Context: an optimization exercise on an open-source flow, tuned for small area. The choices shown serve that exercise and are no tape-out recipe. Only simulation tests tie the RTL to the original design; equivalence was not proved.

===== flow/design.v =====
module rgb2ycbcr( 
    input clk,
    input rst_n,
    input [15:0] data_rgb,
    output [23:0] data_ycbcr
);
wire [7:0] data_r;
wire [7:0] data_g;
wire [7:0] data_b;
reg [15:0] data_y_t1 , data_y_t2 , data_y_t3 ;
reg [14:0] data_cb_t1, data_cb_t2, data_cb_t3;
reg [14:0] data_cr_t1, data_cr_t2, data_cr_t3;
reg [15:0] data_y ;
reg [15:0] data_cb;
reg [15:0] data_cr;
assign data_r = {data_rgb[15:11], data_rgb[15:13]};
assign data_g = {data_rgb[10:5], data_rgb[10:9]};
assign data_b = {data_rgb[4:0], data_rgb[4:2]};
always@(posedge clk or negedge rst_n) begin
    if(!rst_n) begin
        data_y_t1  <= 0;
        data_y_t2  <= 0;
        data_y_t3  <= 0;
        data_cb_t1 <= 0;
        data_cb_t2 <= 0;
        data_cb_t3 <= 0;
        data_cr_t1 <= 0;
        data_cr_t2 <= 0;
        data_cr_t3 <= 0;
    end
    else begin
        data_y_t1  <= 77  * data_r;
        data_y_t2  <= 150 * data_g;
        data_y_t3  <= 29  * data_b;
        data_cb_t1 <= 43  * data_r;
        data_cb_t2 <= 85  * data_g;
        data_cb_t3 <= 128 * data_b;
        data_cr_t1 <= 128 * data_r;
        data_cr_t2 <= 107 * data_g;
        data_cr_t3 <= 21  * data_b;
    end
end
always@(posedge clk or negedge rst_n) begin
    if(!rst_n) begin
        data_y  <= 0;
        data_cb <= 0;
        data_cr <= 0;
    end
    else begin
        data_y  <= data_y_t1 + data_y_t2 + data_y_t3;
        data_cb <= 16'd32768 - data_cb_t1 - data_cb_t2 + data_cb_t3;
        data_cr <= 16'd32768 + data_cr_t1 - data_cr_t2 - data_cr_t3;
    end
end
assign data_ycbcr = {data_y[15:8], data_cb[15:8], data_cr[15:8]};
endmodule
module ycbcr2gray2binary( 
    input clk,
    input rst_n,
    input [15:0] data_cbcr,
    input [7:0]threshold,
    output [7:0] data_binary
);
wire [7:0] data_cb;
wire [7:0] data_cr;
reg [15:0] cb2;
reg [15:0] cr2;
reg [15:0] cbcr;
reg [20:0] cb2_t;
reg [20:0] cr2_t;
reg [20:0] cbcr_t;
reg [14:0] cb_t;
reg [14:0] cr_t;
reg [15:0] cb_cr_t;
reg [20:0] neg_sum;
reg [20:0] pos_sum;
reg [8:0] x;
assign data_cb = data_cbcr[15:8];
assign data_cr = data_cbcr[7:0];
always@(posedge clk or negedge rst_n) begin
    if(!rst_n) begin
        cb2  <= 16'd0;
        cr2  <= 16'd0;
        cbcr <= 16'd0;
        cb_t   <= 15'd0;
        cr_t   <= 15'd0;
    end
    else begin
        cb2  <= data_cb*data_cb;
        cr2  <= data_cr*data_cr;
        cbcr <= data_cb*data_cr;
        cb_t <= 7'd68*data_cb;
        cr_t <= 7'd51*data_cr;
    end
end
always@(posedge clk or negedge rst_n) begin
    if(!rst_n) begin
        cb2_t   <= 21'd0;
        cr2_t   <= 21'd0;
        cbcr_t  <= 21'd0;
    end
    else begin
        cb2_t   <= 5'd22*cb2;
        cr2_t   <= 5'd15*cr2;
        cbcr_t  <= 5'd8*cbcr;
        cb_cr_t <= cb_t + cr_t;
    end
end
wire [15:0] temp;
assign temp = (cb2_t[20:6] + cr2_t[20:6] + 13'd7880) - (cbcr_t[20:6] + cb_cr_t);
always@(posedge clk or negedge rst_n) begin
    if(!rst_n) begin
        x   <= 9'd0;
    end
    else begin
        if( temp > 320 )
            x <= 9'd320;
        else begin
            x <= temp[8:0];
        end
    end
end
reg [17:0] x3;
reg [17:0] x2;
reg [8:0]  x_t0;
reg [8:0]  x_t1;
reg [17:0] x_t2;
reg [8:0]  x2_t0;
reg [17:0] x2_t1;
reg [17:0] x3_t;
reg [7:0] data_gray;
reg [7:0] data_binary1;
always@(posedge clk or negedge rst_n) begin
    if(!rst_n) begin
        x2   <= 18'd0;
        x_t0 <= 18'd0;
    end
    else begin
        x2   <= x*x;
        x_t0 <= x;
    end
end
always@(posedge clk or negedge rst_n) begin
    if(!rst_n) begin
        x3    <= 18'd0;
        x2_t0 <= 9'd0;
        x_t1  <= 9'd0;
    end
    else begin
        x3    <= x_t0*x2[17:9];
        x2_t0 <= x2[17:9];
        x_t1  <= x_t0;
    end
end
always@(posedge clk or negedge rst_n) begin
    if(!rst_n) begin
        x3_t   <= 18'd0;
        x2_t1  <= 18'd0;
        x_t2   <= 18'd0;
    end
    else begin
        x3_t   <= 3'd7*x3[17:9];
        x2_t1  <= 7'd86*x2_t0;
        x_t2   <= 8'd175*x_t1;
    end
end
always@(posedge clk or negedge rst_n) begin
    if(!rst_n) begin
        data_gray <= 0;
    end
    else begin
        data_gray <= 8'd238 - x3_t[17:1] + x2_t1[17:4] - x_t2[17:6];
    end
end
always@(posedge clk or negedge rst_n) begin
    if(!rst_n) begin
        data_binary1 <= 0;
    end
    else 
    if(data_gray > threshold)
        data_binary1 <= 8'h00;
    else
        data_binary1 <= 8'hff;
end
assign data_binary = data_binary1;
endmodule
module skin_binarize (
    input         clk,
    input         rst_n,
    input  [15:0] data_rgb,
    input  [7:0]  threshold,
    output [7:0]  data_binary
);
wire [23:0] data_ycbcr;
rgb2ycbcr u_2ycbcr (
    .clk        (clk),
    .rst_n      (rst_n),
    .data_rgb   (data_rgb),
    .data_ycbcr (data_ycbcr)
);
ycbcr2gray2binary u_2gray (
    .clk         (clk),
    .rst_n       (rst_n),
    .threshold   (threshold),
    .data_cbcr   (data_ycbcr[15:0]),
    .data_binary (data_binary)
);
endmodule

===== flow/run.sh =====
#!/bin/bash
# synth_recipe.tcl (not shown) runs the flow's synth.tcl, then flattens the netlist and writes it again
# the make line also repeats each setting of config.mk as NAME=value (left out here)
make -C /OpenROAD-flow-scripts/flow DESIGN_CONFIG=/design/flow/config.mk WORK_HOME=/design/flow/orfs CLKGATE_MAP_FILE= SYNTH_SCRIPT=/design/flow/synth_recipe.tcl finish

===== flow/config.mk =====
export PLATFORM = sky130hd
export DESIGN_NAME = skin_binarize
export DESIGN_NICKNAME = skin_binarize
export VERILOG_FILES = /design/flow/design.v
export SDC_FILE = /design/flow/constraint.sdc
export NUM_CORES = 4
export LEC_CHECK = 0
export CAP_MARGIN = 20
export CORE_MARGIN = 2
export CORE_UTILIZATION = 40
export PLACE_DENSITY = 0.6
export SLEW_MARGIN = 20

===== flow/constraint.sdc =====
create_clock -name core_clock -period 10.0 [get_ports {clk}]
set_input_delay 2.0000 -clock core_clock [delete_from_list [all_inputs] [get_ports {clk}]]
set_output_delay 2.0000 -clock core_clock [all_outputs]
set_load 0.01 [all_outputs]

==> images/final_ir_drop.png <==
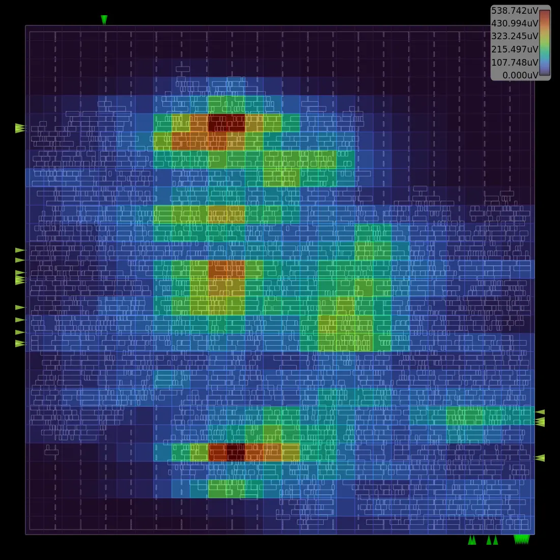

==> images/density.png <==
The die is cut into 28 by 28 equal tiles; dark purple is low, yellow is high, 0 to 100% covered.
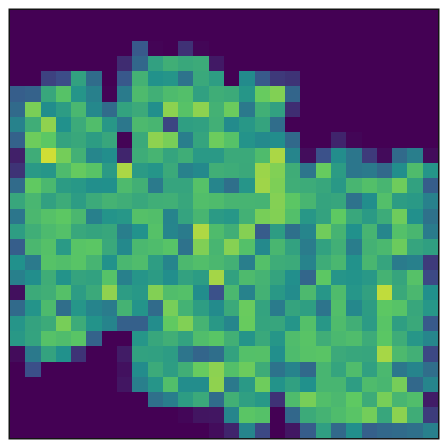
The mean over all tiles is 41%. 6.9% of the tiles are over 75% full. The emptiest ninth of the die: upper right. 26% of the tiles are nearly empty.
CORE AREA: 74400 sq um
Util after Layout: 44.0%

==> results_dict.tcl <==
set metrics [dict create \
    synth_area_sq_um 30100 \
    synthesis.nets 3806 \
    end_kind "flip-flop" \
    antenna_found_initial 0 \
    cp.required_ps 10490 \
    grtUsageTotal_pct 15.1 \
    layout_commonest_cell "inv_1" \
    stdcell_area_sq_um 32800 \
    start_kind "primary input" \
    fin_crit_sh_pct 56.1 \
    yosysMostFrequentCell "inv_1" \
    buffers 37 \
    holdBufCountCts 0 \
    yosys_warnings 2 \
    fin_hold_ws_ps 342 \
    cts_setup_buffers 0 \
    synth_top_family_by_area "adder cells" \
    setup_slack_ps 4390 \
    rrSetupSlack_ps 4800 \
    hold_path_class "reg2reg" \
    h-tree-depth 2 \
    hp-start "u_2gray.cbcr[14]" \
    worst-setup-path-type "in2reg" \
    io_buffers 33 \
    clock_area_share_pct 3.94 \
    seq_cells 292 \
    worstMarginPinSlew_ps 916 \
    drc 0 \
    gp_congestion 0.832 \
    via_per_inst 4.72 \
    die_w_microns 278 \
    crit_path_end "u_2ycbcr.data_cb_t2[14]" \
    final_nets 3844 \
    reg2regPathDepth 16 \
    place_inst 3865 \
    crit_buf_inv 5 \
    dr.first_iter.drc_count 700 \
    max_freq_mhz 178 \
    grt_first_pass_wirelength_microns 95800 \
    wl_met2_microns 28900 \
    layout_common_cells "inv_1 (621), ha_1 (549), fa_1 (335)" \
    dr.pass1.iters 5 \
    nMultiInputCombCells 1946 \
    rsz0062_at_grt "false" \
    largest_class "multi-input gates" \
    cts.path.max_buffers 3 \
    grt_max_degree 162 \
    cp_slowest_cell "clkdlybuf4s50_1" \
    status "complete, no violations" \
    cts.sinks 292 \
    clockBufferCount 41 \
    postSynthCellCount 2896 \
    highest_layer "met4" \
    ys_async_sr_fraction_pct 94.5 \
    relSlewSlack_pct 39.0 \
    grt-ovfl-total 0 \
    drive_gt1_share_pct 3.34 \
    dpl-instance-area_sq_um 31500 \
    tritoncts "done" \
    buf_share_pct 1.15 \
    syn_avg_cell_area_sq_um 10.4 \
    ys_seq_area_share_pct 24.6 \
    critPathMaxStageDelay_ps 700 \
    numCtsBuffers 36 \
    fill_cells 7008 \
    cp_top_family "adder cells" \
    ys_top_cells_by_area "dfrtp_1 (23%), ha_1 (23%), fa_1 (22%)" \
    n_all_inverters 621 \
    hold_violations 0 \
    sh_seq_area_pct 22.5 \
    start_util_pct 40.4 \
    io-pin-count 34 \
    synth_seq_cells 292 \
    worstSetupPathDepth 16 \
    area_delta_synth_final_pct 9.03 \
    largest_reg_flops 16 \
    tns_ps 0 \
    synth.largest_area_cell "dfrtp_1" \
    synth_fa_ha_area_share_pct 45.1 \
    synth_mux_area_share_pct 0.212 \
    clkLatencyLatePin_ps 570 \
    r2r-start "u_2gray.x[8]" \
    cts_resized 0 \
    synth_top_area_share_pct 23.0 \
    std_cell_rows 100 \
    multi_input_area_sq_um 20200 \
    ant_nets 0 \
    cpMostUsedCell "inv_1" \
    grt_use_met3_pct 1.77 \
    ys_types 77 \
    skew_ps 27.5 \
    finalMaxSlewViolations 0 \
    synth_compound_area_share_pct 7.28 \
    setup_viol_count_final 0 \
    regArea_sq_um 7390 \
    dp_slack_ps 3870 \
    tap_cells 969 \
    hpwlAfterDp_microns 45600 \
    num_vias 18500 \
    netlist_top_cells_count "inv_1 (621), ha_1 (549), fa_1 (335), dfrtp_1 (276), nand2_1 (163)" \
    die_h_microns 278 \
    critPathArrivalTime_ps 6100 \
    synth-xor-area-share_pct 5.97 \
    multi_input_area_share_pct 61.6 \
    rr_endpoint "u_2gray.x2[17]" \
    grt_use_met2_pct 28.2 \
    synth_edf_count 16 \
    regMostFlops "u_2gray.cb_cr_t" \
    crit_path_cell_trace "clkdlybuf4s50_1, ha_1, inv_1, fa_1, inv_1, ha_1, inv_1, fa_1, inv_1, ha_1, o21ai_0, nand2b_1, a311oi_1, o31ai_1, a21oi_1, xnor2_1" \
    synthFlopType "dfrtp_1" \
    holdPathStages 0 \
    n_antenna_cell 0 \
    crit_path_max_fanout 10 \
    period_minus_slack_ps 5610 \
    clkTransAtPathRegs_ps 60 \
    synthSimpleGateAreaFrac_pct 8.52 \
    drv_cap 0 \
    routedWlPerCell_microns 14.0 \
    met1_usage_pct 18.6 \
    grt_pass1_vias 19600 \
    startpoint "data_rgb[10]" \
    holdPathEnd "u_2gray.cbcr_t[17]" \
    clockRootBuffer "clkbuf_16" \
    top_usage_layer "met2" \
]
==> images/final_routing.png <==
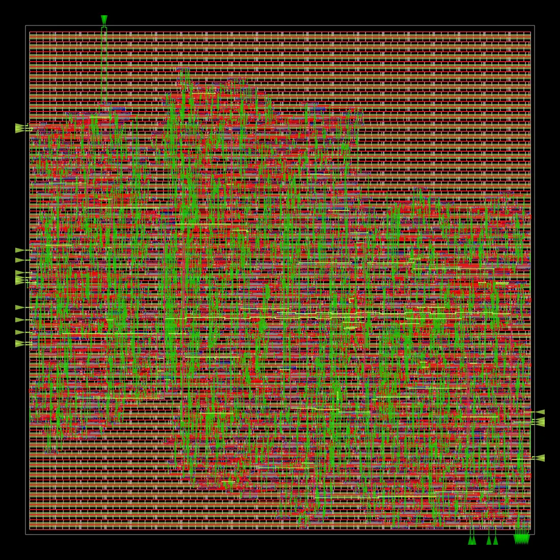
DRT Wirelength: 55100 microns
met1 wire length: 24200 microns
met3 wire length: 1190 microns

==> images/hierarchy.png <==
Scale bar: 100 microns.
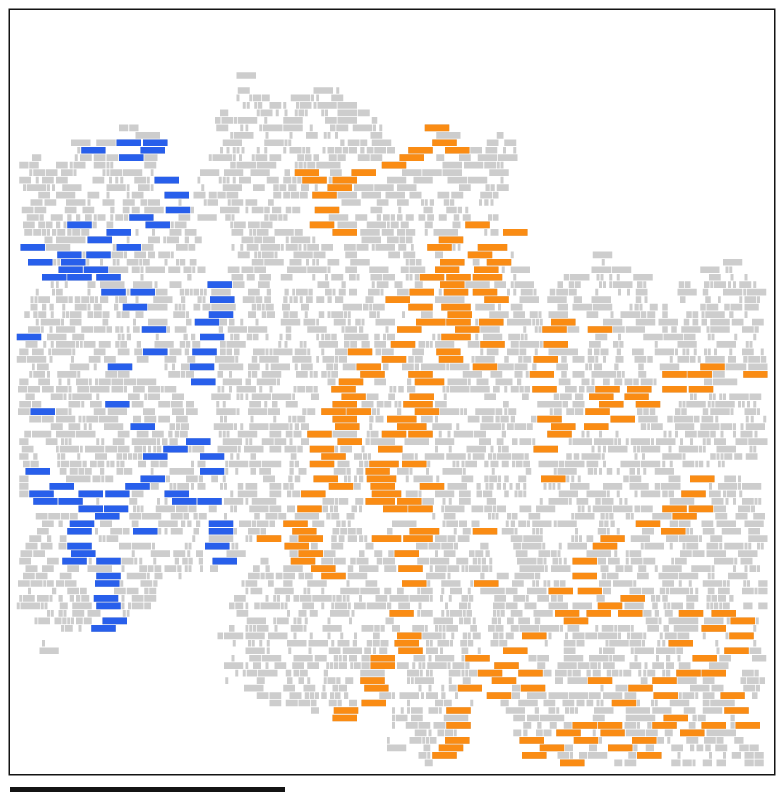
Orange marks u_2gray, sequential cells 213. Blue marks u_2ycbcr, sequential cells 79.
Die Area: 77400 sq um
post-route insts no fill: 3931

port drivers added, routing unchanged:
The flow's constraints put no driver on any port. The routed layout listed below was extracted and timed again, unchanged, in two steps. Step 1 assumes that a clkbuf_16 drives the clock port and a buf_2 every other input. Step 2 times the ports against the registers' clock, not the clock port: input delays grow and output delays shrink by t, the midpoint of the rising clock arrivals with the driver on. Three values: ideal, step 1, step 2; two values: the first two.
t, ns: 0.618
slack for setup (ns): 4.387 / 4.426 / 3.808
worst register clock-pin slew, ns: 0.07 / 0.07
worst slew at a driven data input, ns: 0.05
cell pins on the clock port's net: 1
After both steps this run still meets setup and hold. For this run, drivers alone change the setup slack by +0.039 ns; drivers and shift together by -0.579 ns.
